Background: an optimization exercise with open tools, aiming at small area, a short achievable clock period and few clock cycles. Do not read the settings as production practice.
RTL that was checked went through simulation tests only; none was proved equivalent to the original.
The series may have gaps, and a smaller design here may also do less where the tests do not look.
Function not checked in runs 2 and 3: the RTL went through the layout flow alone.

==> design.v <==
`timescale 1ns/1ns
module Riscv_core
    (
        input                   clk,
        input                   rst_n,
        output  [13:0]          rom_addr,    
        input   [31:0]          inst,
        output  [31:0]          dmem_addr,   
        input   [31:0]          dmem_rdata,  
        output  [31:0]          dmem_wdata,  
        output  [3:0]           dmem_wmask   
    );
    integer     k;
    reg  [31:2] pc_f;
    reg  [31:2] e_pc;
    reg  [31:0] e_a, e_b, e_imm;
    reg  [4:0]  e_rd;
    reg  [2:0]  e_f3;
    reg         e_alt;       
    reg         e_use_b;     
    reg         e_wen, e_aluop, e_load, e_store, e_branch, e_jal, e_jalr;
    reg         e_lui, e_auipc, e_mul, e_div;
    reg  [31:0] m_val, m_wdata;
    reg  [4:0]  m_rd;
    reg  [2:0]  m_f3;
    reg         m_wen, m_load, m_store, m_neg;
    reg  [31:0] rf [1:31];
    wire [31:0] op2   = e_use_b ? e_b : e_imm;
    wire        sub   = e_branch | (e_aluop & ((e_use_b & e_alt & (e_f3 == 3'b000)) |
                                               (e_f3 == 3'b010) | (e_f3 == 3'b011)));
    wire [32:0] sum   = {1'b0, e_a} + {1'b0, op2 ^ {32{sub}}} + {32'd0, sub};
    wire        ltu   = ~sum[32];
    wire        lts   = (e_a[31] != op2[31]) ? e_a[31] : sum[31];
    wire        eq    = (e_a == e_b);
    wire        sh_left = ~e_f3[2];
    wire        sh_fill = e_alt & e_f3[2] & e_a[31];
    reg  [31:0] sh_v, sh_out;
    always @(*) begin
        for (k = 0; k < 32; k = k + 1) sh_v[k] = sh_left ? e_a[31-k] : e_a[k];
        if (op2[4]) sh_v = {{16{sh_fill}}, sh_v[31:16]};
        if (op2[3]) sh_v = {{8{sh_fill}},  sh_v[31:8]};
        if (op2[2]) sh_v = {{4{sh_fill}},  sh_v[31:4]};
        if (op2[1]) sh_v = {{2{sh_fill}},  sh_v[31:2]};
        if (op2[0]) sh_v = {sh_fill,       sh_v[31:1]};
        for (k = 0; k < 32; k = k + 1) sh_out[k] = sh_left ? sh_v[31-k] : sh_v[k];
    end
    reg  [31:0] alu_out;
    always @(*) begin
        case (e_f3)
            3'b000: alu_out = sum[31:0];
            3'b001: alu_out = sh_out;
            3'b010: alu_out = {31'd0, lts};
            3'b011: alu_out = {31'd0, ltu};
            3'b100: alu_out = e_a ^ op2;
            3'b101: alu_out = sh_out;
            3'b110: alu_out = e_a | op2;
            default: alu_out = e_a & op2;
        endcase
    end
    wire [31:0] tgt    = {e_pc, 2'b00} + e_imm;
    wire        br_c   = e_f3[2] ? (e_f3[1] ? ltu : lts) : eq;
    wire        taken  = e_branch & (br_c ^ e_f3[0]);
    wire        redirect = taken | e_jal | e_jalr;
    wire [31:2] redirect_pc = e_jalr ? sum[31:2] : tgt[31:2];
    reg  [31:0] e_res;
    always @(*) begin
        if (e_jal | e_jalr)  e_res = {pc_f, 2'b00};
        else if (e_lui)      e_res = e_imm;
        else if (e_auipc)    e_res = tgt;
        else if (e_aluop)    e_res = alu_out;
        else                 e_res = sum[31:0];       
    end
    reg  [4:0]  md_cnt;
    wire        m_sa = (e_f3[1:0] == 2'b01) | (e_f3[1:0] == 2'b10);    
    wire        m_sb = (e_f3[1:0] == 2'b01);                            
    reg  [33:0] mh;            
    reg  [23:0] ml;            
    reg  [7:0]  m_chunk;
    always @(*) begin
        case (md_cnt[1:0])
            2'd0: m_chunk = e_b[7:0];
            2'd1: m_chunk = e_b[15:8];
            2'd2: m_chunk = e_b[23:16];
            default: m_chunk = e_b[31:24];
        endcase
    end
    wire        m_top  = (md_cnt[1:0] == 2'd3) & m_sb & e_b[31];    
    wire [41:0] m_as   = {{10{m_sa & e_a[31]}}, e_a};
    wire [41:0] m_pp   = m_as * m_chunk;
    wire [41:0] m_hin  = (md_cnt[1:0] == 2'd0) ? 42'd0 : {{8{mh[33]}}, mh};
    wire [41:0] m_corr = m_top ? ~{m_as[33:0], 8'd0} : 42'h3ffffffffff;
    wire [41:0] m_sum  = m_hin + m_pp + m_corr + 42'd1;
    wire [31:0] mul_out = (e_f3[1:0] == 2'b00) ? {m_sum[7:0], ml} : m_sum[39:8];
    wire        d_signed = ~e_f3[0];
    wire        d_na  = d_signed & e_a[31];
    wire        d_nb  = d_signed & e_b[31];
    wire [31:0] d_ua  = d_na ? -e_a : e_a;
    wire [31:0] d_ub  = d_nb ? -e_b : e_b;
    wire        d_bz  = (e_b == 32'd0);
    wire [31:0] d_ca  = d_na ? ~e_a : e_a;
    wire [31:0] d_cb  = d_nb ? ~e_b : e_b;
    reg  [5:0]  d_lza, d_lzb;
    always @(*) begin
        d_lza = 6'd32;
        d_lzb = 6'd32;
        for (k = 0; k < 32; k = k + 1) begin
            if (d_ca[k]) d_lza = 6'd31 - k;
            if (d_cb[k]) d_lzb = 6'd31 - k;
        end
    end
    wire [6:0]  d_nq  = {1'b0, d_lzb} - {1'b0, d_lza} + (d_na ? 7'd2 : 7'd1);
    wire [4:0]  d_n   = (d_bz | (~d_nq[6] & (d_nq[5:0] > 6'd32))) ? 5'd16 :
                        d_nq[6] ? 5'd0 : (d_nq[5:0] + 6'd1) >> 1;
    wire [63:0] d_rot = {d_ua, d_ua} >> {d_n[3:0], 1'b0};
    reg  [31:0] d_r0, d_q0;
    always @(*) begin
        for (k = 0; k < 32; k = k + 1) begin
            d_r0[k] = (k < 32 - 2 * d_n) ? d_rot[k] : 1'b0;
            d_q0[k] = (k < 32 - 2 * d_n) ? 1'b0 : d_rot[k];
        end
    end
    reg  [31:0] d_r, d_q, d_d;
    reg  [4:0]  d_left;
    reg  [31:0] d_r1, d_q1;
    reg  [32:0] d_t, d_diff;
    always @(*) begin
        d_r1 = d_r;
        d_q1 = d_q;
        for (k = 0; k < 2; k = k + 1) begin
            d_t    = {d_r1, d_q1[31]};
            d_diff = d_t - {1'b0, d_d};
            d_q1   = {d_q1[30:0], ~d_diff[32]};
            d_r1   = d_diff[32] ? d_t[31:0] : d_diff[31:0];
        end
    end
    wire        d_last = (d_left == 5'd0);
    wire [31:0] div_out = e_f3[1] ? (d_last ? d_r : d_r1) : (d_last ? d_q : d_q1);
    wire        div_neg = e_f3[1] ? d_na : ((d_na ^ d_nb) & ~d_bz);
    wire        md_first = (md_cnt == 5'd0);
    wire        e_done = ~(e_mul | e_div) |
                         (e_mul & (md_cnt[1:0] == 2'd3)) |
                         (e_div & ~md_first & (d_left <= 5'd1));
    always @(posedge clk or negedge rst_n) begin
        if (!rst_n)
            md_cnt <= 5'd0;
        else if (e_done)
            md_cnt <= 5'd0;
        else
            md_cnt <= md_cnt + 5'd1;
    end
    always @(posedge clk) begin
        mh <= m_sum[41:8];
        ml <= {m_sum[7:0], ml[23:8]};
        if (md_first) begin
            d_r    <= d_r0;
            d_q    <= d_q0;
            d_d    <= d_ub;
            d_left <= d_n;
        end else begin
            d_r    <= d_r1;
            d_q    <= d_q1;
            d_left <= d_left - 5'd1;
        end
    end
    assign dmem_addr  = m_val;
    assign dmem_wdata = m_wdata;
    reg  [3:0]  wmask;
    always @(*) begin
        case (m_f3[1:0])
            2'b00:   wmask = 4'b0001 << m_val[1:0];
            2'b01:   wmask = m_val[1] ? 4'b1100 : 4'b0011;
            default: wmask = 4'b1111;
        endcase
    end
    assign dmem_wmask = m_store ? wmask : 4'b0000;
    reg  [7:0]  ld_b;
    reg  [15:0] ld_h;
    reg  [31:0] ld_data;
    always @(*) begin
        case (m_val[1:0])
            2'b00: ld_b = dmem_rdata[7:0];
            2'b01: ld_b = dmem_rdata[15:8];
            2'b10: ld_b = dmem_rdata[23:16];
            default: ld_b = dmem_rdata[31:24];
        endcase
        ld_h = m_val[1] ? dmem_rdata[31:16] : dmem_rdata[15:0];
        case (m_f3[1:0])
            2'b00:   ld_data = {{24{~m_f3[2] & ld_b[7]}}, ld_b};
            2'b01:   ld_data = {{16{~m_f3[2] & ld_h[15]}}, ld_h};
            default: ld_data = dmem_rdata;
        endcase
    end
    wire [31:0] wb = m_load ? ld_data : m_neg ? -m_val : m_val;
    always @(posedge clk) begin
        if (m_wen)
            rf[m_rd] <= wb;
    end
    always @(posedge clk or negedge rst_n) begin
        if (!rst_n) begin
            m_wen   <= 1'b0;
            m_load  <= 1'b0;
            m_store <= 1'b0;
        end else begin
            m_wen   <= e_done & e_wen;
            m_load  <= e_done & e_load;
            m_store <= e_done & e_store;
        end
    end
    always @(posedge clk) begin
        m_val   <= e_mul ? mul_out : e_div ? div_out : e_res;
        m_neg   <= e_div & div_neg;
        m_rd    <= e_rd;
        m_f3    <= e_f3;
        case (e_f3[1:0])
            2'b00:   m_wdata <= {4{e_b[7:0]}};
            2'b01:   m_wdata <= {2{e_b[15:0]}};
            default: m_wdata <= e_b;
        endcase
    end
    assign rom_addr = pc_f[15:2];
    wire [6:0]  op   = inst[6:0];
    wire [4:0]  rs1  = inst[19:15];
    wire [4:0]  rs2  = inst[24:20];
    wire [4:0]  rd   = inst[11:7];
    wire        d_r_type  = (op == 7'b0110011);
    wire        d_i_alu   = (op == 7'b0010011);
    wire        d_ld      = (op == 7'b0000011);
    wire        d_st      = (op == 7'b0100011);
    wire        d_br      = (op == 7'b1100011);
    wire        d_jal     = (op == 7'b1101111);
    wire        d_jalr    = (op == 7'b1100111);
    wire        d_lui     = (op == 7'b0110111);
    wire        d_auipc   = (op == 7'b0010111);
    wire        d_m       = d_r_type & inst[25];
    reg  [31:0] d_imm;
    always @(*) begin
        if (d_st)
            d_imm = {{20{inst[31]}}, inst[31:25], inst[11:7]};
        else if (d_br)
            d_imm = {{20{inst[31]}}, inst[7], inst[30:25], inst[11:8], 1'b0};
        else if (d_jal)
            d_imm = {{12{inst[31]}}, inst[19:12], inst[20], inst[30:21], 1'b0};
        else if (d_lui | d_auipc)
            d_imm = {inst[31:12], 12'd0};
        else
            d_imm = {{20{inst[31]}}, inst[31:20]};
    end
    wire        use1 = ~(d_lui | d_auipc | d_jal);
    wire        use2 = d_r_type | d_st | d_br;
    wire        e_late = e_load | e_mul | e_div;
    wire        hazard = e_wen & e_late &
                         ((use1 & (rs1 == e_rd)) | (use2 & (rs2 == e_rd)));
    wire        fe1 = e_wen & (e_rd == rs1);
    wire        fe2 = e_wen & (e_rd == rs2);
    wire        fm1 = m_wen & (m_rd == rs1);
    wire        fm2 = m_wen & (m_rd == rs2);
    wire [31:0] rv1 = (rs1 == 5'd0) ? 32'd0 : fe1 ? e_res : fm1 ? wb : rf[rs1];
    wire [31:0] rv2 = (rs2 == 5'd0) ? 32'd0 : fe2 ? e_res : fm2 ? wb : rf[rs2];
    wire        take = e_done & ~redirect & ~hazard;    
    always @(posedge clk or negedge rst_n) begin
        if (!rst_n) begin
            pc_f     <= 30'd0;
            e_wen    <= 1'b0;
            e_aluop  <= 1'b0;
            e_load   <= 1'b0;
            e_store  <= 1'b0;
            e_branch <= 1'b0;
            e_jal    <= 1'b0;
            e_jalr   <= 1'b0;
            e_lui    <= 1'b0;
            e_auipc  <= 1'b0;
            e_mul    <= 1'b0;
            e_div    <= 1'b0;
        end else if (e_done) begin
            if (redirect)
                pc_f <= redirect_pc;
            else if (~hazard)
                pc_f <= pc_f + 30'd1;
            e_wen    <= take & (rd != 5'd0) &
                        (d_r_type | d_i_alu | d_ld | d_jal | d_jalr | d_lui | d_auipc);
            e_aluop  <= take & ((d_r_type & ~inst[25]) | d_i_alu);
            e_load   <= take & d_ld;
            e_store  <= take & d_st;
            e_branch <= take & d_br;
            e_jal    <= take & d_jal;
            e_jalr   <= take & d_jalr;
            e_lui    <= take & d_lui;
            e_auipc  <= take & d_auipc;
            e_mul    <= take & d_m & ~inst[14];
            e_div    <= take & d_m & inst[14];
        end
    end
    always @(posedge clk) begin
        if (e_done) begin
            e_pc    <= pc_f;
            e_a     <= rv1;
            e_b     <= rv2;
            e_imm   <= d_imm;
            e_rd    <= rd;
            e_f3    <= inst[14:12];
            e_alt   <= inst[30];
            e_use_b <= d_r_type | d_br;
        end
    end
endmodule
==> run.sh <==
#!/bin/bash
# synth_recipe.tcl (not shown) runs the flow's synth.tcl, then flattens the netlist and writes it again
# the make line also repeats each setting of config.mk as NAME=value (left out here)
make -C /OpenROAD-flow-scripts/flow DESIGN_CONFIG=/design/flow/config.mk WORK_HOME=/design/flow/orfs CLKGATE_MAP_FILE= SYNTH_SCRIPT=/design/flow/synth_recipe.tcl finish
==> config.mk <==
export PLATFORM = sky130hd
export DESIGN_NAME = Riscv_core
export DESIGN_NICKNAME = Riscv_core
export VERILOG_FILES = /design/flow/design.v
export SDC_FILE = /design/flow/constraint.sdc
export NUM_CORES = 8
export LEC_CHECK = 0
export ABC_AREA = 1
export CAP_MARGIN = 20
export CORE_MARGIN = 2
export CORE_UTILIZATION = 30
export PLACE_DENSITY = 0.55
export SLEW_MARGIN = 20
==> constraint.sdc <==
create_clock -name core_clock -period 24.0 [get_ports {clk}]
set_input_delay 4.8000 -clock core_clock [delete_from_list [all_inputs] [get_ports {clk}]]
set_output_delay 4.8000 -clock core_clock [all_outputs]
set_load 0.01 [all_outputs]
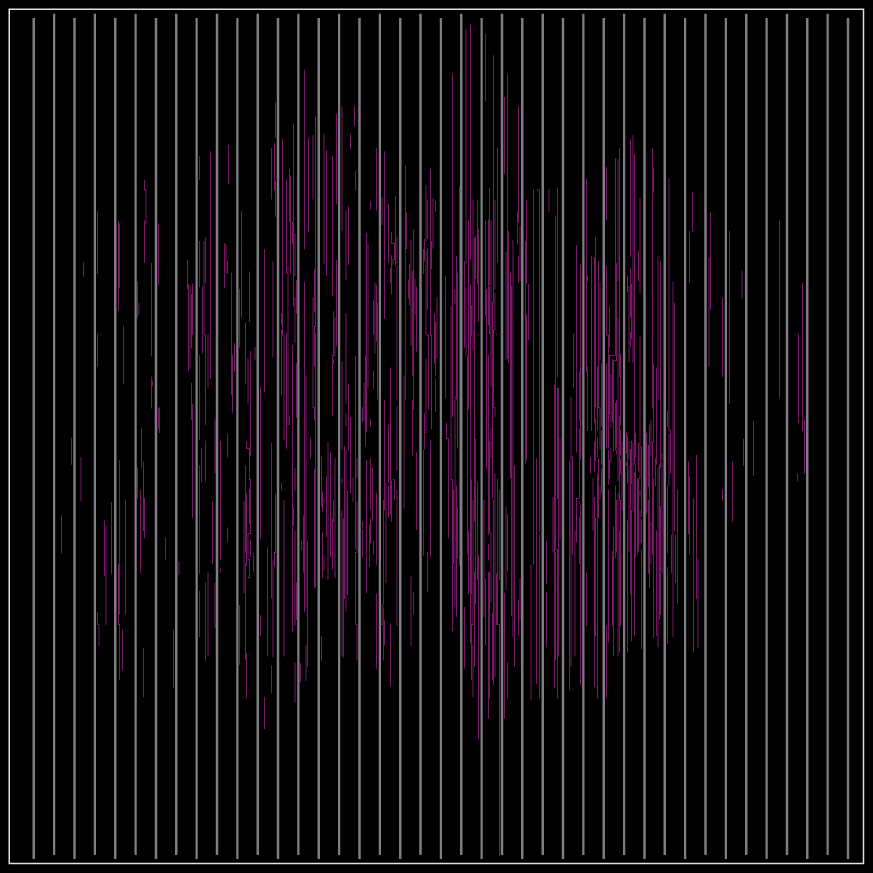
Fig. 1. M4 wires (run 1).
(1.5 px per micron) Supply wires on this layer in gray.
longest straight run: 265 microns
share of all routed wire: 7.4%
main direction: vertical
nets with wire on the layer: 315
wire length on this layer: 31.5 mm

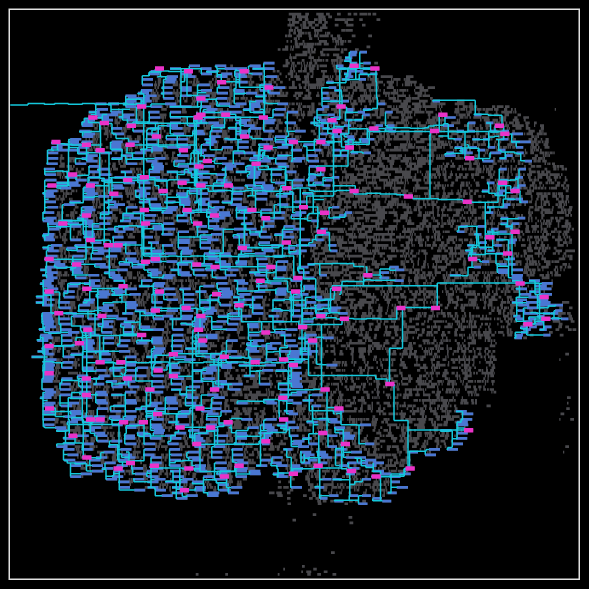
Fig. 2. Clock distribution (run 1).
(1 px per micron)
[magenta] clock-net drivers | count: 166
[cyan] clock wires | length: 20.5 mm
[blue] flip-flops | count: 1409
routed clock nets: 167

==> reports/results.ini, run 1 <==
[status]
status=finished clean

[setup_path]
cp_data_arrival_time_ps=10780
cp_max_fo=108
crit_required_ps=24600

[grt]
grt_use_total_pct=25.26

[final_layout]
final_nets=12080
fin_cells=15730
syn_to_final_growth_pct=11.89
post-route-util_pct=33.69
final_cell_mix=nand2_1 (2107), o21ai_0 (1669), edfxtp_1 (1160), inv_1 (1061), a21oi_1 (934)

[cts]
clkLatencyLatePin_ps=880
cts_setup_buffers=0

[routing]
drt-wirelength-per-cell_microns=26.84
drt_first_pass_iters=9
drtIter0Drc=11770
wl_microns=422300

[timing]
maxSlewHeadroom_pct=21.45
slew_viol_final=0
tightest_slew_ps=1171
max_clock_freq_mhz=98.20

[floorplan]
start_util_pct=30.11

[min_path]
hold_class=flip-flop to flip-flop

[job]
maxCapViolCount=0

[synth]
synthSimpleGateAreaFrac_pct=16.35
muxShareOfSynthArea_pct=0.5143

Testbench counts for the RTL of run 1, summed over its fixed seeds: cycles 37,406.
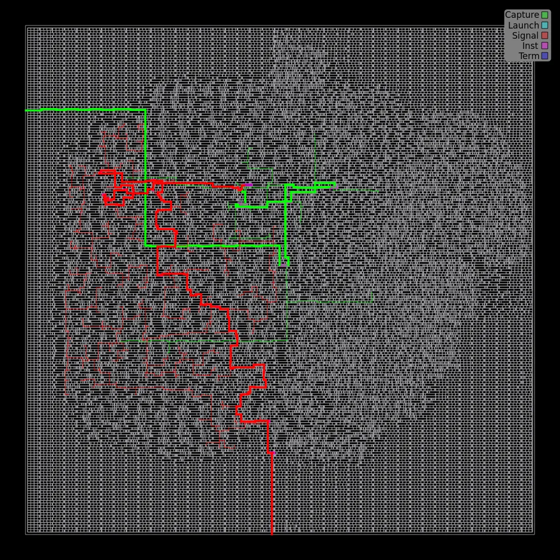
Fig. 3. Worst path highlighted (run 1).
min Tclk post-route: 10180 ps
Setup TNS: 0 ps

==> run 1: worst paths after layout <==
path | startpoint | end | slack [ps] | cells past startpoint
min in group asynchronous | rst_n | pc_f[15] | 4150 | 2
max in group asynchronous | rst_n | e_mul | 19280 | 2
max reg2reg | e_f3[0] | d_r[9] | 15080 | 62
max | inst[15] | e_a[12] | 13820 | 14
min reg2reg | ml[19] | ml[11] | 340 | 0
min | ml[19] | ml[11] | 340 | 0
==> run 1: critical path: stages <==
cell	delay [ps]
buf_8	400
buf_4	740
buf_4	720
buf_4	580
buf_4	600
buf_4	670
mux2i_1	260
nor2_1	60
a2111oi_0	590
o311ai_1	230
o21ai_0	590
a31oi_1	90
o21ai_1	160
inv_1	60
==> run 1: stage by stage <==
stage               cell area [sq um]  worst slack (ps)  hold WS [ps]
floorplan                       95610             16600         325.9
finish                         107000             13820         342.4
global route                   107000             13650         351.2
CTS                            107000             14150         345.3
global placement               101700             13210         331.9
detailed placement             101700             13280         332.3
==> run 1: synthesized netlist by cell type (48+ instances only) <==
cell type  count  share of area, %
clkbuf_1     602               2.4
mux2i_1       48              0.50
inv_1       1073               4.2
edfxtp_1    1160                36
o22ai_1       72              0.47
o21ai_0     1680               8.8
nor3_1        53              0.28
xor2_1       275               2.5
nand4_1       55              0.36
o21ai_1      140              0.73
ha_1         310               4.1
nand3_1      499               2.6
fa_1         278               5.8
o211ai_1     240               1.9
dfxtp_1      200               4.2
o2111ai_1     81              0.74
a21oi_1      934               4.9
buf_2         66              0.35
nand2_1     2112               8.3
a31oi_1       78              0.51
o221ai_1      53              0.49
buf_1         63              0.25
dfrtp_1       49               1.3
xnor2_1       81              0.74
nor2_1       951               3.7
==> run 1: cells by family after synthesis <==
| logic type | count (synthesis) |
|---|---|
| buffers and inverters | 1911 |
| adder cells (fa/ha/maj) | 588 |
| XOR/XNOR | 357 |
| flip-flops | 1409 |
| multiplexers | 49 |
| AND/OR/NAND/NOR | 3809 |
| AO/OA/AOI/OAI | 3489 |
==> run 1: routing by layer <==
layer | track usage [%] | vias to the layer above | wire, microns
met4 | 15.29 | 8 | 31450
met2 | 39.22 | 4865 | 184700
li1 | - | 39500 | -
met5 | 0 | - | 74
met1 | 31.95 | 42030 | 162400
met3 | 5.714 | 1137 | 43750
==> run 1: registers in the layout, summed over array words and instances, names as in the netlist, 24 cells and up <==
| register | cells |
|---|---|
| rf | 992 |
| e_pc | 30 |
| pc_f | 30 |
| m_wdata | 32 |
| d_q | 32 |
| e_imm | 32 |
| ml | 24 |
| e_b | 32 |
| d_d | 32 |
| e_a | 32 |
| m_val | 32 |
| d_r | 32 |
| mh | 34 |
==> run 1: final cells by class <==
class / instances / area share [%]
multi-input combinational: 8292 / 45.46
timing repair buffer: 406 / 3.250
sequential: 1409 / 37.45
clock buffer: 200 / 4.080
inverter: 1148 / 4.058
antenna: 7 / 0.01637
tap: 4180 / 4.889
clock inverter: 91 / 0.7918
Fig. 4: run 1, sequential cells colored by netlist name
(1 px per micron) Other sequential cells in the stronger gray, the rest of the logic in the fainter gray.
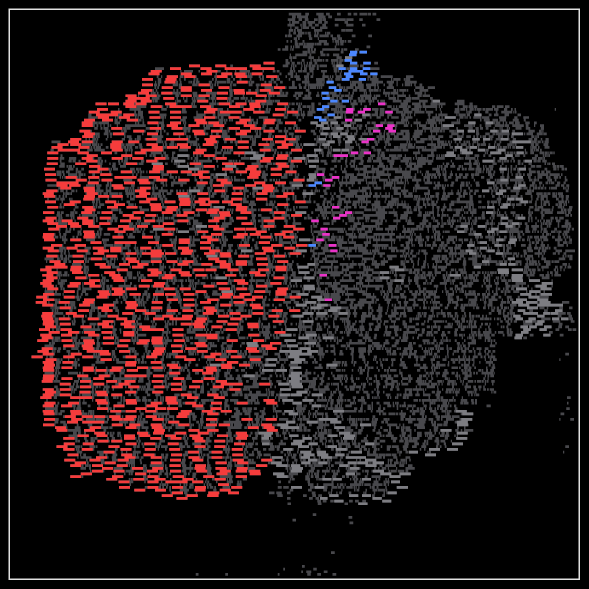

==> run 2, diff against run 1 <==
--- a/design.v
+++ b/design.v
@@ -84,30 +84,53 @@
             default: m_chunk = e_b[31:24];
         endcase
     end
-    wire        m_top  = (md_cnt[1:0] == 2'd3) & m_sb & e_b[31];    
+    wire        m_prev = (md_cnt[1:0] == 2'd1) ? e_b[7] :
+                         (md_cnt[1:0] == 2'd2) ? e_b[15] :
+                         (md_cnt[1:0] == 2'd3) ? e_b[23] : 1'b0;
+    wire        m_top  = (md_cnt[1:0] == 2'd3) & ~m_sb & e_b[31];
     wire [41:0] m_as   = {{10{m_sa & e_a[31]}}, e_a};
-    wire [41:0] m_pp   = m_as * m_chunk;
+    wire [8:0]  m_bits = {m_chunk, m_prev};
+    reg  [41:0] m_row [0:3];
+    reg  [41:0] m_x;
+    reg         m_one, m_two, m_ng;
+    reg  [41:0] m_sel;
+    always @(*) begin
+        m_x = m_top ? {m_as[33:0], 8'd0} : 42'd0;
+        for (k = 0; k < 4; k = k + 1) begin
+            m_one = m_bits[2*k+1] ^ m_bits[2*k];
+            m_two = (m_bits[2*k+2] & ~m_bits[2*k+1] & ~m_bits[2*k]) |
+                    (~m_bits[2*k+2] & m_bits[2*k+1] & m_bits[2*k]);
+            m_ng  = m_bits[2*k+2];
+            m_sel = ({42{m_one}} & m_as) | ({42{m_two}} & {m_as[40:0], 1'b0});
+            m_row[k] = (m_sel ^ {42{m_ng}}) << (2 * k);
+            m_x[2*k] = m_ng;
+        end
+    end
     wire [41:0] m_hin  = (md_cnt[1:0] == 2'd0) ? 42'd0 : {{8{mh[33]}}, mh};
-    wire [41:0] m_corr = m_top ? ~{m_as[33:0], 8'd0} : 42'h3ffffffffff;
-    wire [41:0] m_sum  = m_hin + m_pp + m_corr + 42'd1;
+    wire [41:0] m_s1 = m_hin ^ m_row[0] ^ m_row[1];
+    wire [41:0] m_c1 = {(m_hin[40:0] & m_row[0][40:0]) | (m_hin[40:0] & m_row[1][40:0]) |
+                        (m_row[0][40:0] & m_row[1][40:0]), 1'b0};
+    wire [41:0] m_s2 = m_row[2] ^ m_row[3] ^ m_x;
+    wire [41:0] m_c2 = {(m_row[2][40:0] & m_row[3][40:0]) | (m_row[2][40:0] & m_x[40:0]) |
+                        (m_row[3][40:0] & m_x[40:0]), 1'b0};
+    wire [41:0] m_s3 = m_s1 ^ m_c1 ^ m_s2;
+    wire [41:0] m_c3 = {(m_s1[40:0] & m_c1[40:0]) | (m_s1[40:0] & m_s2[40:0]) |
+                        (m_c1[40:0] & m_s2[40:0]), 1'b0};
+    wire [41:0] m_s4 = m_s3 ^ m_c3 ^ m_c2;
+    wire [41:0] m_c4 = {(m_s3[40:0] & m_c3[40:0]) | (m_s3[40:0] & m_c2[40:0]) |
+                        (m_c3[40:0] & m_c2[40:0]), 1'b0};
+    wire [41:0] m_sum  = m_s4 + m_c4;
     wire [31:0] mul_out = (e_f3[1:0] == 2'b00) ? {m_sum[7:0], ml} : m_sum[39:8];
     wire        d_signed = ~e_f3[0];
     wire        d_na  = d_signed & e_a[31];
     wire        d_nb  = d_signed & e_b[31];
     wire [31:0] d_ua  = d_na ? -e_a : e_a;
-    wire [31:0] d_ub  = d_nb ? -e_b : e_b;
     wire        d_bz  = (e_b == 32'd0);
     wire [31:0] d_ca  = d_na ? ~e_a : e_a;
     wire [31:0] d_cb  = d_nb ? ~e_b : e_b;
-    reg  [5:0]  d_lza, d_lzb;
-    always @(*) begin
-        d_lza = 6'd32;
-        d_lzb = 6'd32;
-        for (k = 0; k < 32; k = k + 1) begin
-            if (d_ca[k]) d_lza = 6'd31 - k;
-            if (d_cb[k]) d_lzb = 6'd31 - k;
-        end
-    end
+    wire [5:0]  d_lza, d_lzb;
+    Lzc32 u_lza (.v(d_ca), .lz(d_lza));
+    Lzc32 u_lzb (.v(d_cb), .lz(d_lzb));
     wire [6:0]  d_nq  = {1'b0, d_lzb} - {1'b0, d_lza} + (d_na ? 7'd2 : 7'd1);
     wire [4:0]  d_n   = (d_bz | (~d_nq[6] & (d_nq[5:0] > 6'd32))) ? 5'd16 :
                         d_nq[6] ? 5'd0 : (d_nq[5:0] + 6'd1) >> 1;
@@ -119,7 +142,8 @@
             d_q0[k] = (k < 32 - 2 * d_n) ? 1'b0 : d_rot[k];
         end
     end
-    reg  [31:0] d_r, d_q, d_d;
+    reg  [31:0] d_r, d_q;
+    wire [32:0] d_nd = d_nb ? {1'b1, e_b} : {1'b1, ~e_b};
     reg  [4:0]  d_left;
     reg  [31:0] d_r1, d_q1;
     reg  [32:0] d_t, d_diff;
@@ -128,7 +152,7 @@
         d_q1 = d_q;
         for (k = 0; k < 2; k = k + 1) begin
             d_t    = {d_r1, d_q1[31]};
-            d_diff = d_t - {1'b0, d_d};
+            d_diff = d_t + d_nd + {32'd0, ~d_nb};
             d_q1   = {d_q1[30:0], ~d_diff[32]};
             d_r1   = d_diff[32] ? d_t[31:0] : d_diff[31:0];
         end
@@ -154,7 +178,6 @@
         if (md_first) begin
             d_r    <= d_r0;
             d_q    <= d_q0;
-            d_d    <= d_ub;
             d_left <= d_n;
         end else begin
             d_r    <= d_r1;
@@ -254,8 +277,17 @@
     wire        fe2 = e_wen & (e_rd == rs2);
     wire        fm1 = m_wen & (m_rd == rs1);
     wire        fm2 = m_wen & (m_rd == rs2);
-    wire [31:0] rv1 = (rs1 == 5'd0) ? 32'd0 : fe1 ? e_res : fm1 ? wb : rf[rs1];
-    wire [31:0] rv2 = (rs2 == 5'd0) ? 32'd0 : fe2 ? e_res : fm2 ? wb : rf[rs2];
+    reg  [31:0] rf1, rf2;
+    always @(*) begin
+        rf1 = 32'd0;
+        rf2 = 32'd0;
+        for (k = 1; k < 32; k = k + 1) begin
+            rf1 = rf1 | ({32{rs1 == k}} & rf[k]);
+            rf2 = rf2 | ({32{rs2 == k}} & rf[k]);
+        end
+    end
+    wire [31:0] rv1 = (rs1 == 5'd0) ? 32'd0 : fe1 ? e_res : fm1 ? wb : rf1;
+    wire [31:0] rv2 = (rs2 == 5'd0) ? 32'd0 : fe2 ? e_res : fm2 ? wb : rf2;
     wire        take = e_done & ~redirect & ~hazard;    
     always @(posedge clk or negedge rst_n) begin
         if (!rst_n) begin
@@ -303,3 +335,19 @@
         end
     end
 endmodule
+module Lzc32
+    (
+        input  [31:0] v,
+        output [5:0]  lz
+    );
+    wire        z16 = ~|v[31:16];
+    wire [15:0] v16 = z16 ? v[15:0] : v[31:16];
+    wire        z8  = ~|v16[15:8];
+    wire [7:0]  v8  = z8 ? v16[7:0] : v16[15:8];
+    wire        z4  = ~|v8[7:4];
+    wire [3:0]  v4  = z4 ? v8[3:0] : v8[7:4];
+    wire        z2  = ~|v4[3:2];
+    wire [1:0]  v2  = z2 ? v4[1:0] : v4[3:2];
+    wire        z1  = ~v2[1];
+    assign lz = (z16 & z8 & z4 & z2 & ~v2[1] & ~v2[0]) ? 6'd32 : {1'b0, z16, z8, z4, z2, z1};
+endmodule
--- a/config.mk
+++ b/config.mk
@@ -8,6 +8,6 @@
 export ABC_AREA = 1
 export CAP_MARGIN = 20
 export CORE_MARGIN = 2
-export CORE_UTILIZATION = 30
-export PLACE_DENSITY = 0.55
+export CORE_UTILIZATION = 45
+export PLACE_DENSITY = 0.6
 export SLEW_MARGIN = 20
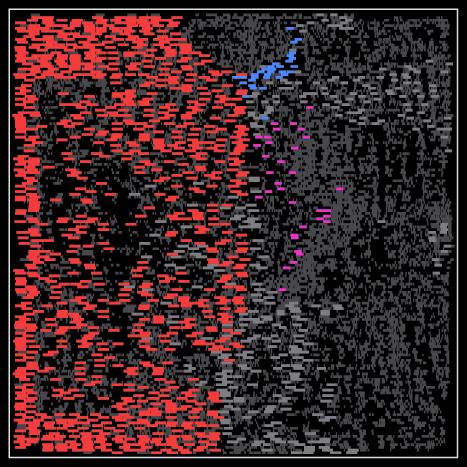
Fig. 5. Sequential cells colored by netlist name (run 2).
(1 px per micron) Other sequential cells in the stronger gray, the rest of the logic in the fainter gray.
[magenta] `mh` | flops: 34
[red] `rf` | flops: 992
[blue] `m_val` | flops: 32 | where: top middle
not colored: 319

==> reports/results.ini, run 2 <==
[status]
status=finished clean

[routing]
drtIter0Drc=14890  ; +27%
drc=0
drt_first_pass_iters=8  ; -1
drt-wirelength-per-cell_microns=36.42  ; +36%

[synth]
synthTopCellsByArea=edfxtp_1 (38%), nand2_1 (11%), inv_1 (4.8%)
synth_area_leader_cell=edfxtp_1
synth_common_cells=nand2_1 (2537), inv_1 (1131), edfxtp_1 (1128)
synth_top_area_share_pct=38.39  ; +2.0 points
avgSynthCellArea_sq_um=8.367
yosysMostFrequentCell=nand2_1

[min_path]
hold_class=flip-flop to flip-flop

[cts]
cts_setup_buffers=0  ; unchanged
clkLatencyLatePin_ps=880  ; about the same

[grt]
grt_use_total_pct=48.10  ; +23 points
antenna_found_initial=58

[setup_path]
crit_required_ps=24590  ; about the same
cp_data_arrival_time_ps=10830  ; +50 ps
cp_max_fo=20  ; -81%

[floorplan]
start_util_pct=45.25  ; +15 points
io_pins=148
die_h_microns=446.8

[placed_design]
pre_cts_ws_ps=13550  ; +273.8 ps

[timing]
maxSlewHeadroom_pct=7.724  ; -14 points
setup_ws_ps=13760  ; -56.50 ps
holdWs_ps=352.4  ; +10.01 ps
period_needed_ps=10240  ; +56.50 ps
tightest_slew_ps=1384  ; +213.2 ps
final.setup.tns_ps=0  ; unchanged
slew_viol_final=0  ; unchanged
max_clock_freq_mhz=97.66  ; -0.55%

[final_layout]
fin_cells=13450  ; -14%
syn_to_final_growth_pct=13.02
largest_register=rf
top_regs=rf x992, mh x34
final_nets=11150  ; -7.7%
final_cell_mix=nand2_1 (2531), edfxtp_1 (1128), inv_1 (1126), nand3_1 (761), o21ai_0 (665)

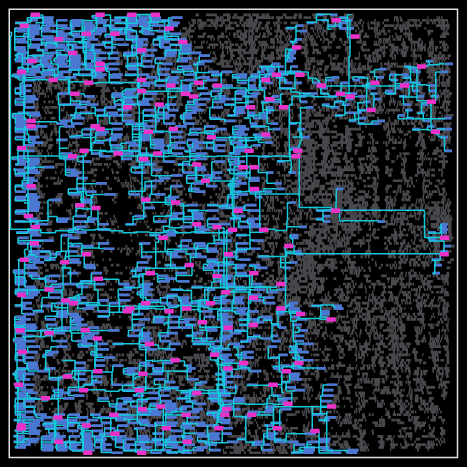
Fig. 6. Clock distribution (run 2).
(1 px per micron)
[magenta] clock-net drivers | count: 157
[cyan] clock wires | length: 18800 microns
[blue] flip-flops | count: 1377
routed clock nets: 158

## run 2: cell count changes after synthesis, moves of 113 or more
cell	previous run	this run
o21ai_0	1680	676
a21oi_1	934	440
nand2_1	2112	2537
nor2_1	951	647
o22ai_1	72	370
nand3_1	499	761
clkbuf_1	602	412
o211ai_1	240	77
fa_1	278	147
a221oi_1	20	146
nand4_1	55	168
## run 2: cells by family after synthesis
| kind of cell | count (synthesis) | share of synthesized area, % |
|---|---|---|
| XOR/XNOR | 465 | 4.615 |
| adder cells (fa/ha/maj) | 415 | 7.135 |
| flip-flops | 1377 | 44.31 |
| multiplexers | 10 | 0.1134 |
| AND/OR/NAND/NOR | 4329 | 20.58 |
| AO/OA/AOI/OAI | 2234 | 15.77 |
| buffers and inverters | 1717 | 7.475 |
## run 2: area by class of cell
type                       instances  area [sq um]
fill                           18490         95260
multi-input combinational       7453         43350
sequential                      1377         39110
inverter                        1185          4458
clock buffer                     201          4247
timing repair buffer             493          4071
tap                             2624          3283
clock inverter                    89          1136
antenna                           31         77.57
## run 2: critical path: stages
cell             delay [ps]
clkdlybuf4s50_1         450
buf_4                   390
clkinv_1                830
nand3_1                 630
clkinv_1                510
buf_4                   390
nand2_1                 100
o2111ai_1               110
a21oi_1                 110
o21ai_0                 100
a21oi_1                 780
nand4_1                 700
nor4_1                  410
nand2_1                  80
o21ai_0                 100
a21oi_1                 110
nand2_1                 100
inv_1                    40
## run 2: worst paths after layout
check | to | from | slack [ps] | cells past startpoint
max | e_b[11] | inst[24] | 13760 | 18
min | ml[2] | ml[10] | 350 | 0
max reg2reg | d_r[8] | e_f3[0] | 14620 | 41
min reg2reg | ml[2] | ml[10] | 350 | 0
max in group asynchronous | m_load | rst_n | 19360 | 2
min in group asynchronous | pc_f[29] | rst_n | 4110 | 2
## run 2: through the flow
stage / util [%] / cell area (sq um)
after floorplan: - / 88240
after global placement: 48.22 / 94020
after detailed placement: 48.28 / 94150
after CTS: 51.04 / 99530
after global routing: 51.11 / 99660
final: 51.15 / 99730
## run 2: layer usage
metal	vias to the layer above	GRT usage [%]	part of all wire [%]
li1	36850	-	-
met1	42220	55.95	34
met2	7115	71.25	42
met3	1988	14.10	12
met4	24	44.56	12
met5	-	0	0.035
Fig. 7: run 2, M4 wires
(1.5 px per micron) Supply wires on this layer in gray.
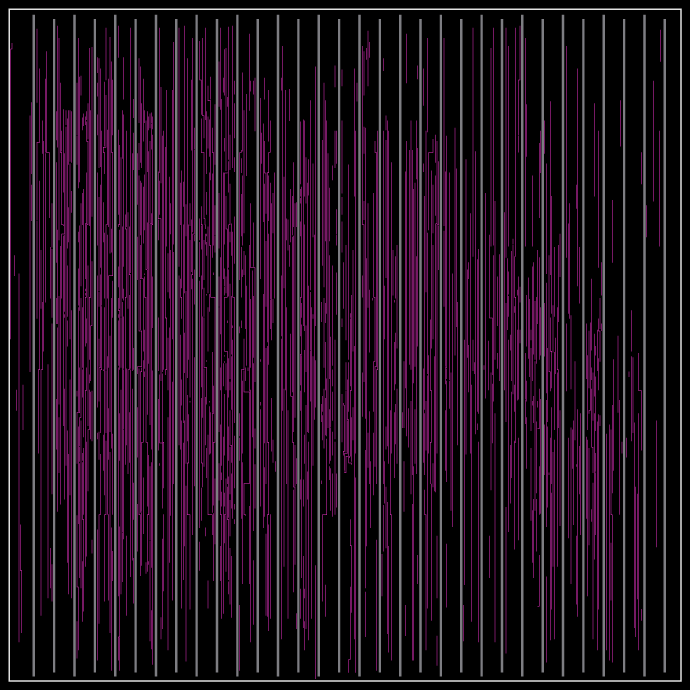

## Run 3: files that changed since run 2, shown whole
==> design.v <==
`timescale 1ns/1ns
module Riscv_core
    (
        input                   clk,
        input                   rst_n,
        output  [13:0]          rom_addr,    
        input   [31:0]          inst,
        output  [31:0]          dmem_addr,   
        input   [31:0]          dmem_rdata,  
        output  [31:0]          dmem_wdata,  
        output  [3:0]           dmem_wmask   
    );
    integer     k;
    reg  [31:2] pc_f;
    reg         d_valid;
    reg  [31:0] d_ir;
    reg  [31:2] d_pc;
    reg  [31:2] e_pc;
    reg  [31:0] e_a, e_b, e_imm;
    reg  [4:0]  e_rd;
    reg  [2:0]  e_f3;
    reg         e_alt;       
    reg         e_use_b;     
    reg         e_wen, e_aluop, e_load, e_store, e_branch, e_jal, e_jalr;
    reg         e_lui, e_auipc, e_mul, e_div;
    reg  [31:0] m_val, m_wdata;
    reg  [4:0]  m_rd;
    reg  [2:0]  m_f3;
    reg         m_wen, m_load, m_store, m_neg;
    reg  [31:0] rf [1:31];
    wire [31:0] op2   = e_use_b ? e_b : e_imm;
    wire        sub   = e_branch | (e_aluop & ((e_use_b & e_alt & (e_f3 == 3'b000)) |
                                               (e_f3 == 3'b010) | (e_f3 == 3'b011)));
    wire [32:0] sum   = {1'b0, e_a} + {1'b0, op2 ^ {32{sub}}} + {32'd0, sub};
    wire        ltu   = ~sum[32];
    wire        lts   = (e_a[31] != op2[31]) ? e_a[31] : sum[31];
    wire        eq    = (e_a == e_b);
    wire        sh_left = ~e_f3[2];
    wire        sh_fill = e_alt & e_f3[2] & e_a[31];
    reg  [31:0] sh_v, sh_out;
    always @(*) begin
        for (k = 0; k < 32; k = k + 1) sh_v[k] = sh_left ? e_a[31-k] : e_a[k];
        if (op2[4]) sh_v = {{16{sh_fill}}, sh_v[31:16]};
        if (op2[3]) sh_v = {{8{sh_fill}},  sh_v[31:8]};
        if (op2[2]) sh_v = {{4{sh_fill}},  sh_v[31:4]};
        if (op2[1]) sh_v = {{2{sh_fill}},  sh_v[31:2]};
        if (op2[0]) sh_v = {sh_fill,       sh_v[31:1]};
        for (k = 0; k < 32; k = k + 1) sh_out[k] = sh_left ? sh_v[31-k] : sh_v[k];
    end
    reg  [31:0] alu_out;
    always @(*) begin
        case (e_f3)
            3'b000: alu_out = sum[31:0];
            3'b001: alu_out = sh_out;
            3'b010: alu_out = {31'd0, lts};
            3'b011: alu_out = {31'd0, ltu};
            3'b100: alu_out = e_a ^ op2;
            3'b101: alu_out = sh_out;
            3'b110: alu_out = e_a | op2;
            default: alu_out = e_a & op2;
        endcase
    end
    wire [31:0] tgt    = {e_pc, 2'b00} + e_imm;
    wire [31:2] pc4    = e_pc + 30'd1;
    wire        br_c   = e_f3[2] ? (e_f3[1] ? ltu : lts) : eq;
    wire        taken  = e_branch & (br_c ^ e_f3[0]);
    wire        redirect = taken | e_jal | e_jalr;
    wire [31:2] redirect_pc = e_jalr ? sum[31:2] : tgt[31:2];
    reg  [31:0] e_res;
    always @(*) begin
        if (e_jal | e_jalr)  e_res = {pc4, 2'b00};
        else if (e_lui)      e_res = e_imm;
        else if (e_auipc)    e_res = tgt;
        else if (e_aluop)    e_res = alu_out;
        else                 e_res = sum[31:0];       
    end
    reg  [4:0]  md_cnt;
    wire        m_sa = (e_f3[1:0] == 2'b01) | (e_f3[1:0] == 2'b10);    
    wire        m_sb = (e_f3[1:0] == 2'b01);                            
    reg  [33:0] mh;            
    reg  [23:0] ml;            
    reg         mprev;         
    wire        m_last3 = (md_cnt[1:0] == 2'd3);
    wire        m_top  = m_last3 & ~m_sb & e_b[7];
    wire [41:0] m_as   = {{10{m_sa & e_a[31]}}, e_a};
    wire [8:0]  m_bits = {e_b[7:0], mprev};
    reg  [41:0] m_row [0:3];
    reg  [41:0] m_x;
    reg         m_one, m_two, m_ng;
    reg  [41:0] m_sel;
    always @(*) begin
        m_x = m_top ? {m_as[33:0], 8'd0} : 42'd0;
        for (k = 0; k < 4; k = k + 1) begin
            m_one = m_bits[2*k+1] ^ m_bits[2*k];
            m_two = (m_bits[2*k+2] & ~m_bits[2*k+1] & ~m_bits[2*k]) |
                    (~m_bits[2*k+2] & m_bits[2*k+1] & m_bits[2*k]);
            m_ng  = m_bits[2*k+2];
            m_sel = ({42{m_one}} & m_as) | ({42{m_two}} & {m_as[40:0], 1'b0});
            m_row[k] = (m_sel ^ {42{m_ng}}) << (2 * k);
            m_x[2*k] = m_ng;
        end
    end
    wire [41:0] m_hin  = {{8{mh[33]}}, mh};
    wire [41:0] m_s1 = m_hin ^ m_row[0] ^ m_row[1];
    wire [41:0] m_c1 = {(m_hin[40:0] & m_row[0][40:0]) | (m_hin[40:0] & m_row[1][40:0]) |
                        (m_row[0][40:0] & m_row[1][40:0]), 1'b0};
    wire [41:0] m_s2 = m_row[2] ^ m_row[3] ^ m_x;
    wire [41:0] m_c2 = {(m_row[2][40:0] & m_row[3][40:0]) | (m_row[2][40:0] & m_x[40:0]) |
                        (m_row[3][40:0] & m_x[40:0]), 1'b0};
    wire [41:0] m_s3 = m_s1 ^ m_c1 ^ m_s2;
    wire [41:0] m_c3 = {(m_s1[40:0] & m_c1[40:0]) | (m_s1[40:0] & m_s2[40:0]) |
                        (m_c1[40:0] & m_s2[40:0]), 1'b0};
    wire [41:0] m_s4 = m_s3 ^ m_c3 ^ m_c2;
    wire [41:0] m_c4 = {(m_s3[40:0] & m_c3[40:0]) | (m_s3[40:0] & m_c2[40:0]) |
                        (m_c3[40:0] & m_c2[40:0]), 1'b0};
    wire [41:0] m_sum  = m_s4 + m_c4;
    wire        m_rest = (e_b[31:7] == 25'd0) | (m_sb & (e_b[31:7] == {25{1'b1}}));
    wire        mul_end = m_last3 | m_rest;
    wire [63:0] m_ext = {{22{m_sum[41]}}, m_sum};
    reg  [63:0] m_p;
    always @(*) begin
        case (md_cnt[1:0])
            2'd0:    m_p = m_ext;
            2'd1:    m_p = {m_ext[55:0], ml[23:16]};
            2'd2:    m_p = {m_ext[47:0], ml[23:8]};
            default: m_p = {m_ext[39:0], ml};
        endcase
    end
    wire [31:0] mul_out = (e_f3[1:0] == 2'b00) ? m_p[31:0] : m_p[63:32];
    wire        d_signed = ~e_f3[0];
    wire        d_na  = d_signed & e_a[31];
    wire        d_nb  = d_signed & e_b[31];
    wire        d_bz  = (e_b == 32'd0);
    wire [31:0] d_ca  = d_na ? ~e_a : e_a;
    wire [31:0] d_cb  = d_nb ? ~e_b : e_b;
    wire [5:0]  d_lza, d_lzb;
    Lzc32 u_lza (.v(d_ca), .lz(d_lza));
    Lzc32 u_lzb (.v(d_cb), .lz(d_lzb));
    wire [6:0]  d_nq  = {1'b0, d_lzb} - {1'b0, d_lza} + (d_na ? 7'd2 : 7'd1);
    wire [4:0]  d_n   = (d_bz | (~d_nq[6] & (d_nq[5:0] > 6'd32))) ? 5'd16 :
                        d_nq[6] ? 5'd0 : (d_nq[5:0] + 6'd1) >> 1;
    reg  [31:0] d_r, d_q;
    reg  [4:0]  d_left;
    wire [63:0] d_rot = {d_q, d_q} >> {d_left[3:0], 1'b0};
    reg  [31:0] d_r0, d_q0;
    always @(*) begin
        for (k = 0; k < 32; k = k + 1) begin
            d_r0[k] = (k < 32 - 2 * d_left) ? d_rot[k] : 1'b0;
            d_q0[k] = (k < 32 - 2 * d_left) ? 1'b0 : d_rot[k];
        end
    end
    wire [32:0] d_nd = d_nb ? {1'b1, e_b} : {1'b1, ~e_b};
    reg  [31:0] d_r1, d_q1;
    reg  [32:0] d_t, d_diff;
    always @(*) begin
        d_r1 = d_r;
        d_q1 = d_q;
        for (k = 0; k < 2; k = k + 1) begin
            d_t    = {d_r1, d_q1[31]};
            d_diff = d_t + d_nd + {32'd0, ~d_nb};
            d_q1   = {d_q1[30:0], ~d_diff[32]};
            d_r1   = d_diff[32] ? d_t[31:0] : d_diff[31:0];
        end
    end
    wire        d_last = (d_left == 5'd0);
    wire [31:0] div_out = e_f3[1] ? (d_last ? d_r : d_r1) : (d_last ? d_q : d_q1);
    wire        div_neg = e_f3[1] ? d_na : ((d_na ^ d_nb) & ~d_bz);
    wire        d_c0 = (md_cnt == 5'd0);
    wire        d_c1 = (md_cnt == 5'd1);
    wire        e_done = ~(e_mul | e_div) | (e_mul & mul_end) |
                         (e_div & ~d_c0 & ~d_c1 & (d_left <= 5'd1));
    always @(posedge clk or negedge rst_n) begin
        if (!rst_n)
            md_cnt <= 5'd0;
        else if (e_done)
            md_cnt <= 5'd0;
        else
            md_cnt <= md_cnt + 5'd1;
    end
    wire        m_go = e_mul & ~e_done;
    always @(posedge clk) begin
        mh    <= m_go ? m_sum[41:8] : 34'd0;
        ml    <= {m_sum[7:0], ml[23:8]};
        mprev <= m_go & e_b[7];
        if (d_c0) begin
            d_q    <= d_na ? -e_a : e_a;
            d_left <= d_n;
        end else if (d_c1) begin
            d_r    <= d_r0;
            d_q    <= d_q0;
        end else begin
            d_r    <= d_r1;
            d_q    <= d_q1;
            d_left <= d_left - 5'd1;
        end
    end
    assign dmem_addr  = m_val;
    assign dmem_wdata = m_wdata;
    reg  [3:0]  wmask;
    always @(*) begin
        case (m_f3[1:0])
            2'b00:   wmask = 4'b0001 << m_val[1:0];
            2'b01:   wmask = m_val[1] ? 4'b1100 : 4'b0011;
            default: wmask = 4'b1111;
        endcase
    end
    assign dmem_wmask = m_store ? wmask : 4'b0000;
    reg  [7:0]  ld_b;
    reg  [15:0] ld_h;
    reg  [31:0] ld_data;
    always @(*) begin
        case (m_val[1:0])
            2'b00: ld_b = dmem_rdata[7:0];
            2'b01: ld_b = dmem_rdata[15:8];
            2'b10: ld_b = dmem_rdata[23:16];
            default: ld_b = dmem_rdata[31:24];
        endcase
        ld_h = m_val[1] ? dmem_rdata[31:16] : dmem_rdata[15:0];
        case (m_f3[1:0])
            2'b00:   ld_data = {{24{~m_f3[2] & ld_b[7]}}, ld_b};
            2'b01:   ld_data = {{16{~m_f3[2] & ld_h[15]}}, ld_h};
            default: ld_data = dmem_rdata;
        endcase
    end
    wire [31:0] wb = m_load ? ld_data : m_neg ? -m_val : m_val;
    always @(posedge clk) begin
        if (m_wen)
            rf[m_rd] <= wb;
    end
    always @(posedge clk or negedge rst_n) begin
        if (!rst_n) begin
            m_wen   <= 1'b0;
            m_load  <= 1'b0;
            m_store <= 1'b0;
        end else begin
            m_wen   <= e_done & e_wen;
            m_load  <= e_done & e_load;
            m_store <= e_done & e_store;
        end
    end
    always @(posedge clk) begin
        m_val   <= e_mul ? mul_out : e_div ? div_out : e_res;
        m_neg   <= e_div & div_neg;
        m_rd    <= e_rd;
        m_f3    <= e_f3;
        case (e_f3[1:0])
            2'b00:   m_wdata <= {4{e_b[7:0]}};
            2'b01:   m_wdata <= {2{e_b[15:0]}};
            default: m_wdata <= e_b;
        endcase
    end
    wire [6:0]  op   = d_ir[6:0];
    wire [4:0]  rs1  = d_ir[19:15];
    wire [4:0]  rs2  = d_ir[24:20];
    wire [4:0]  rd   = d_ir[11:7];
    wire        d_r_type  = (op == 7'b0110011);
    wire        d_i_alu   = (op == 7'b0010011);
    wire        d_ld      = (op == 7'b0000011);
    wire        d_st      = (op == 7'b0100011);
    wire        d_br      = (op == 7'b1100011);
    wire        d_jal     = (op == 7'b1101111);
    wire        d_jalr    = (op == 7'b1100111);
    wire        d_lui     = (op == 7'b0110111);
    wire        d_auipc   = (op == 7'b0010111);
    wire        d_m       = d_r_type & d_ir[25];
    reg  [31:0] d_imm;
    always @(*) begin
        if (d_st)
            d_imm = {{20{d_ir[31]}}, d_ir[31:25], d_ir[11:7]};
        else if (d_br)
            d_imm = {{20{d_ir[31]}}, d_ir[7], d_ir[30:25], d_ir[11:8], 1'b0};
        else if (d_jal)
            d_imm = {{12{d_ir[31]}}, d_ir[19:12], d_ir[20], d_ir[30:21], 1'b0};
        else if (d_lui | d_auipc)
            d_imm = {d_ir[31:12], 12'd0};
        else
            d_imm = {{20{d_ir[31]}}, d_ir[31:20]};
    end
    wire        use1 = ~(d_lui | d_auipc | d_jal);
    wire        use2 = d_r_type | d_st | d_br;
    wire        e_late = e_load | e_mul | e_div;
    wire        hazard = d_valid & e_wen & e_late &
                         ((use1 & (rs1 == e_rd)) | (use2 & (rs2 == e_rd)));
    reg  [31:0] rf1, rf2;
    always @(*) begin
        rf1 = 32'd0;
        rf2 = 32'd0;
        for (k = 1; k < 32; k = k + 1) begin
            rf1 = rf1 | ({32{rs1 == k}} & rf[k]);
            rf2 = rf2 | ({32{rs2 == k}} & rf[k]);
        end
    end
    wire        fe1 = e_wen & (e_rd == rs1);
    wire        fe2 = e_wen & (e_rd == rs2);
    wire        fm1 = m_wen & (m_rd == rs1);
    wire        fm2 = m_wen & (m_rd == rs2);
    wire [31:0] rv1 = (rs1 == 5'd0) ? 32'd0 : fe1 ? e_res : fm1 ? wb : rf1;
    wire [31:0] rv2 = (rs2 == 5'd0) ? 32'd0 : fe2 ? e_res : fm2 ? wb : rf2;
    wire        go   = e_done & ~redirect & ~hazard;    
    wire        take = go & d_valid;
    assign rom_addr = pc_f[15:2];
    always @(posedge clk or negedge rst_n) begin
        if (!rst_n) begin
            pc_f     <= 30'd0;
            d_valid  <= 1'b0;
            e_wen    <= 1'b0;
            e_aluop  <= 1'b0;
            e_load   <= 1'b0;
            e_store  <= 1'b0;
            e_branch <= 1'b0;
            e_jal    <= 1'b0;
            e_jalr   <= 1'b0;
            e_lui    <= 1'b0;
            e_auipc  <= 1'b0;
            e_mul    <= 1'b0;
            e_div    <= 1'b0;
        end else if (e_done) begin
            if (redirect) begin
                pc_f    <= redirect_pc;
                d_valid <= 1'b0;
            end else if (~hazard) begin
                pc_f    <= pc_f + 30'd1;
                d_valid <= 1'b1;
            end
            e_wen    <= take & (rd != 5'd0) &
                        (d_r_type | d_i_alu | d_ld | d_jal | d_jalr | d_lui | d_auipc);
            e_aluop  <= take & ((d_r_type & ~d_ir[25]) | d_i_alu);
            e_load   <= take & d_ld;
            e_store  <= take & d_st;
            e_branch <= take & d_br;
            e_jal    <= take & d_jal;
            e_jalr   <= take & d_jalr;
            e_lui    <= take & d_lui;
            e_auipc  <= take & d_auipc;
            e_mul    <= take & d_m & ~d_ir[14];
            e_div    <= take & d_m & d_ir[14];
        end
    end
    always @(posedge clk) begin
        if (go) begin
            d_ir <= inst;
            d_pc <= pc_f;
        end
        if (e_done) begin
            e_pc    <= d_pc;
            e_a     <= rv1;
            e_b     <= rv2;
            e_imm   <= d_imm;
            e_rd    <= rd;
            e_f3    <= d_ir[14:12];
            e_alt   <= d_ir[30];
            e_use_b <= d_r_type | d_br;
        end else if (e_mul) begin
            e_b     <= {{8{m_sb & e_b[31]}}, e_b[31:8]};
        end
    end
endmodule
module Lzc32
    (
        input  [31:0] v,
        output [5:0]  lz
    );
    wire        z16 = ~|v[31:16];
    wire [15:0] v16 = z16 ? v[15:0] : v[31:16];
    wire        z8  = ~|v16[15:8];
    wire [7:0]  v8  = z8 ? v16[7:0] : v16[15:8];
    wire        z4  = ~|v8[7:4];
    wire [3:0]  v4  = z4 ? v8[3:0] : v8[7:4];
    wire        z2  = ~|v4[3:2];
    wire [1:0]  v2  = z2 ? v4[1:0] : v4[3:2];
    wire        z1  = ~v2[1];
    assign lz = (z16 & z8 & z4 & z2 & ~v2[1] & ~v2[0]) ? 6'd32 : {1'b0, z16, z8, z4, z2, z1};
endmodule
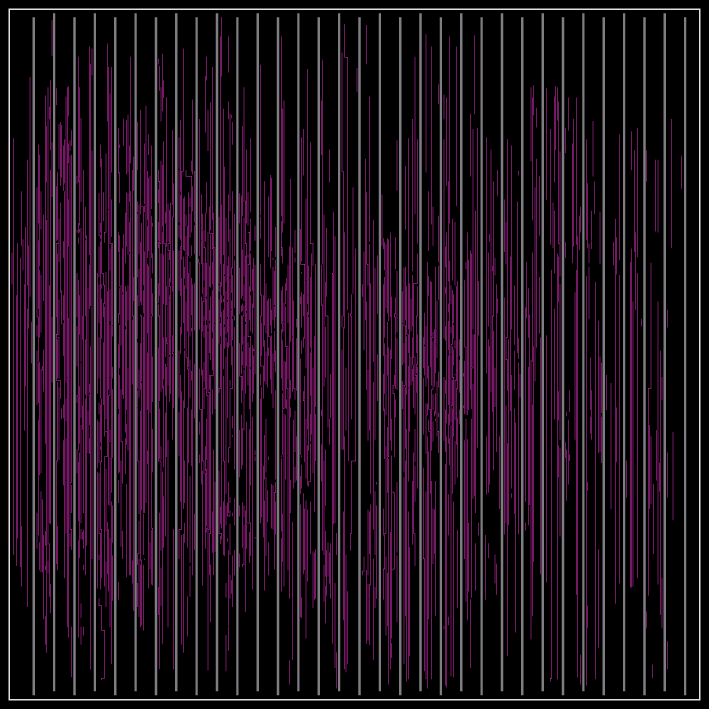
Fig. 8. M4 wires (run 3).
(1.5 px per micron) Supply wires on this layer in gray.
nets with wire on the layer: 654
share of all routed wire: 11%
main direction: vertical
wire length on this layer: 60.1 mm
longest straight run: 305 microns

==> reports/results.ini, run 3 <==
[synth]
synth_common_cells=nand2_1 (2534), inv_1 (1254), edfxtp_1 (1227)
yosysMostFrequentCell=nand2_1
synth_top_area_share_pct=39.49  ; +1.1 points
synth_area_leader_cell=edfxtp_1
ys.flop_type=edfxtp_1
avgSynthCellArea_sq_um=8.404  ; +0.45%
synthTopCellsByArea=edfxtp_1 (39%), nand2_1 (10%), inv_1 (5.0%)

[grt]
grt_use_total_pct=48.77  ; +0.68 points
grt_max_degree=93
antenna_found_initial=59  ; +1.7%

[floorplan]
dieArea_sq_mm=0.2110
start_util_pct=45.15  ; -0.11 points
io_pins=148  ; unchanged
die_h_microns=459.3  ; +2.8%

[final_layout]
multi_input_area_sq_mm=0.04541  ; +4.8%
nFillCells=19540  ; +5.7%
top_regs=rf x992, mh x34
syn_to_final_growth_pct=12.86
largest_register=rf
post-route-util_pct=50.95  ; -0.19 points
final_nets=11720  ; +5.1%
final_cell_mix=nand2_1 (2525), edfxtp_1 (1227), inv_1 (1221), o21ai_0 (871), nor2_1 (723)
seqCellArea_sq_mm=0.04138  ; +5.8%

[min_path]
hold_class=flip-flop to flip-flop
hold_path_startpoint=ml[16]
min_path_cells=0  ; unchanged
hold_end=ml[8]

[setup_path]
cp-startpoint=e_f3[1]
cp_data_arrival_time_ps=9590  ; -1240 ps
reg2reg_to=m_val[3]
rr_worst_depth=26  ; -37%
cp_max_fo=60  ; +200%
r2r-start=e_f3[1]
crit_required_ps=24720  ; +130 ps

[cts]
cts_setup_buffers=0  ; unchanged
hold_buffers=0
clkLatencyLatePin_ps=900  ; +20 ps

[timing]
tightest_slew_ps=1381  ; -2.848 ps
maxSlewHeadroom_pct=7.736  ; +0.012 points
period_needed_ps=8873  ; -1367 ps
slew_viol_final=0  ; unchanged
max_clock_freq_mhz=112.7  ; +15%

[status]
status=finished clean

[routing]
vias=95790
drc=0  ; unchanged
antenna_left=0
drt_first_pass_iters=13  ; +5
drtIter0Drc=17690  ; +19%

[placed_design]
portBuffers=147

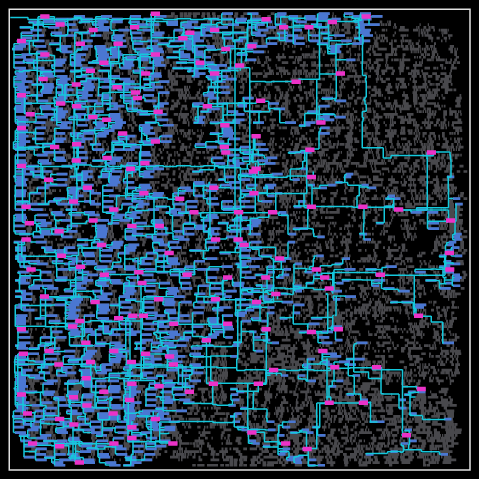
Fig. 9. Clock distribution (run 3).
(1 px per micron)
[cyan] clock wires | length: 21.0 mm
[magenta] clock-net drivers | count: 168
[blue] flip-flops | count: 1441
routed clock nets: 169
flops lie: widely spread

-- run 3: changes by cell type after synthesis, sizes merged, moves of 62 or more --
| cell | delta |
|---|---|
| inv | +124 |
| edfxtp | +99 |
| o211ai | +64 |
| nand3 | -190 |
| o21ai | +213 |
| a21oi | +73 |
| a221oi | +62 |
| nor2 | +112 |
-- run 3: metal layers --
| layer | GRT usage (%) | vias to the layer above | share of wire [%] |
|---|---|---|---|
| met5 | 1.952 | - | 0.082 |
| met4 | 44.19 | 40 | 11 |
| met3 | 19.09 | 2448 | 14 |
| met2 | 67.91 | 8499 | 40 |
| met1 | 57.55 | 45920 | 34 |
| li1 | - | 38880 | - |
-- run 3: cell type report --
cell class | instances | area share (%)
diodes | 50 | 0.1188
clock buffers | 213 | 4.300
clock inverters | 91 | 1.034
inverters | 1308 | 4.665
multi-input cells | 7783 | 43.13
flip-flops and latches | 1441 | 39.30
well taps | 2704 | 3.213
repair buffers | 534 | 4.240
-- run 3: worst max-delay path by stage --
stage                     end  slack, ps  cells after the start
floorplan             e_b[30]      16540                     17
detailed placement    e_a[27]      14930                     16
finish               m_val[3]      15130                     26
global placement      e_a[27]      14880                     16
CTS                 m_val[13]      15690                     27
global route        m_val[29]      15200                     29
-- run 3: cells by family (layout without fill, tap and decap cells) --
family | after synthesis | after routing | share of synthesized area, %
AND/OR/NAND/NOR | 4296 | 4296 | 19.30
flip-flops | 1441 | 1441 | 44.35
adder cells (fa/ha/maj) | 416 | 416 | 6.762
buffers and inverters | 1878 | 2146 | 7.757
multiplexers | 57 | 57 | 0.6115
AO/OA/AOI/OAI | 2590 | 2590 | 17.14
other | 0 | 50 | 0
XOR/XNOR | 424 | 424 | 4.085
-- run 3: through the flow --
stage	area, sq um	hold slack (ps)	setup WS [ps]	cells
finish	105300	328.4	15130	14120
global route	105200	338.3	15200	14080
CTS	104900	332.0	15690	14060
detailed placement	99250	359.1	14930	13750
global placement	99220	353.4	14880	13750
floorplan	93300	342.7	16540	11100
-- run 3: worst max-delay path, cell delays in order (launching register included) --
cell      delay [ps]
edfxtp_1         760
clkinv_1         170
buf_4            680
ha_1             320
clkinv_1         480
buf_4            450
nand3_1          110
buf_4            440
nor2_1           130
fa_1             540
inv_1             50
fa_1             500
inv_1             70
fa_1             520
ha_1             400
a21oi_1          270
inv_1             90
a21oi_1          260
o211ai_1         160
a21oi_1          200
o21bai_1         110
xnor2_1          530
o21ai_0          150
nor2_1           140
a211oi_1          50
o21ai_0          920
nand2_1          140

## separate check: timing with driven ports
The flow's constraints put no driver on any port. The routed layouts listed below were extracted and timed again, unchanged, in two steps. Step 1, drivers: a clkbuf_16 drives clk and a buf_2 each remaining input, both assumed. Step 2, shift: input delay + t, output delay - t, t = (earliest + latest rising clock arrival at the registers) / 2. This alone moves slack from input paths to output paths. Slacks: no drivers / after step 1 / after step 2; pairs: no drivers / after step 1.
| run | t, ns | slack for setup (ns) | worst data-port slew with drivers (ns) |
|---|---|---|---|
| run 1 | 0.932 | 13.816 / 13.813 / 12.880 | 0.11 |
| run 2 | 0.945 | 13.760 / 13.838 / 12.893 | 0.09 |
| run 3 | 0.967 | 15.127 / 15.127 / 14.948 | 0.08 |
After both steps setup and hold are still met in every run listed. The setup slack of run 1, which loses most, moves by -0.003 ns with the drivers and by -0.936 ns with both steps.
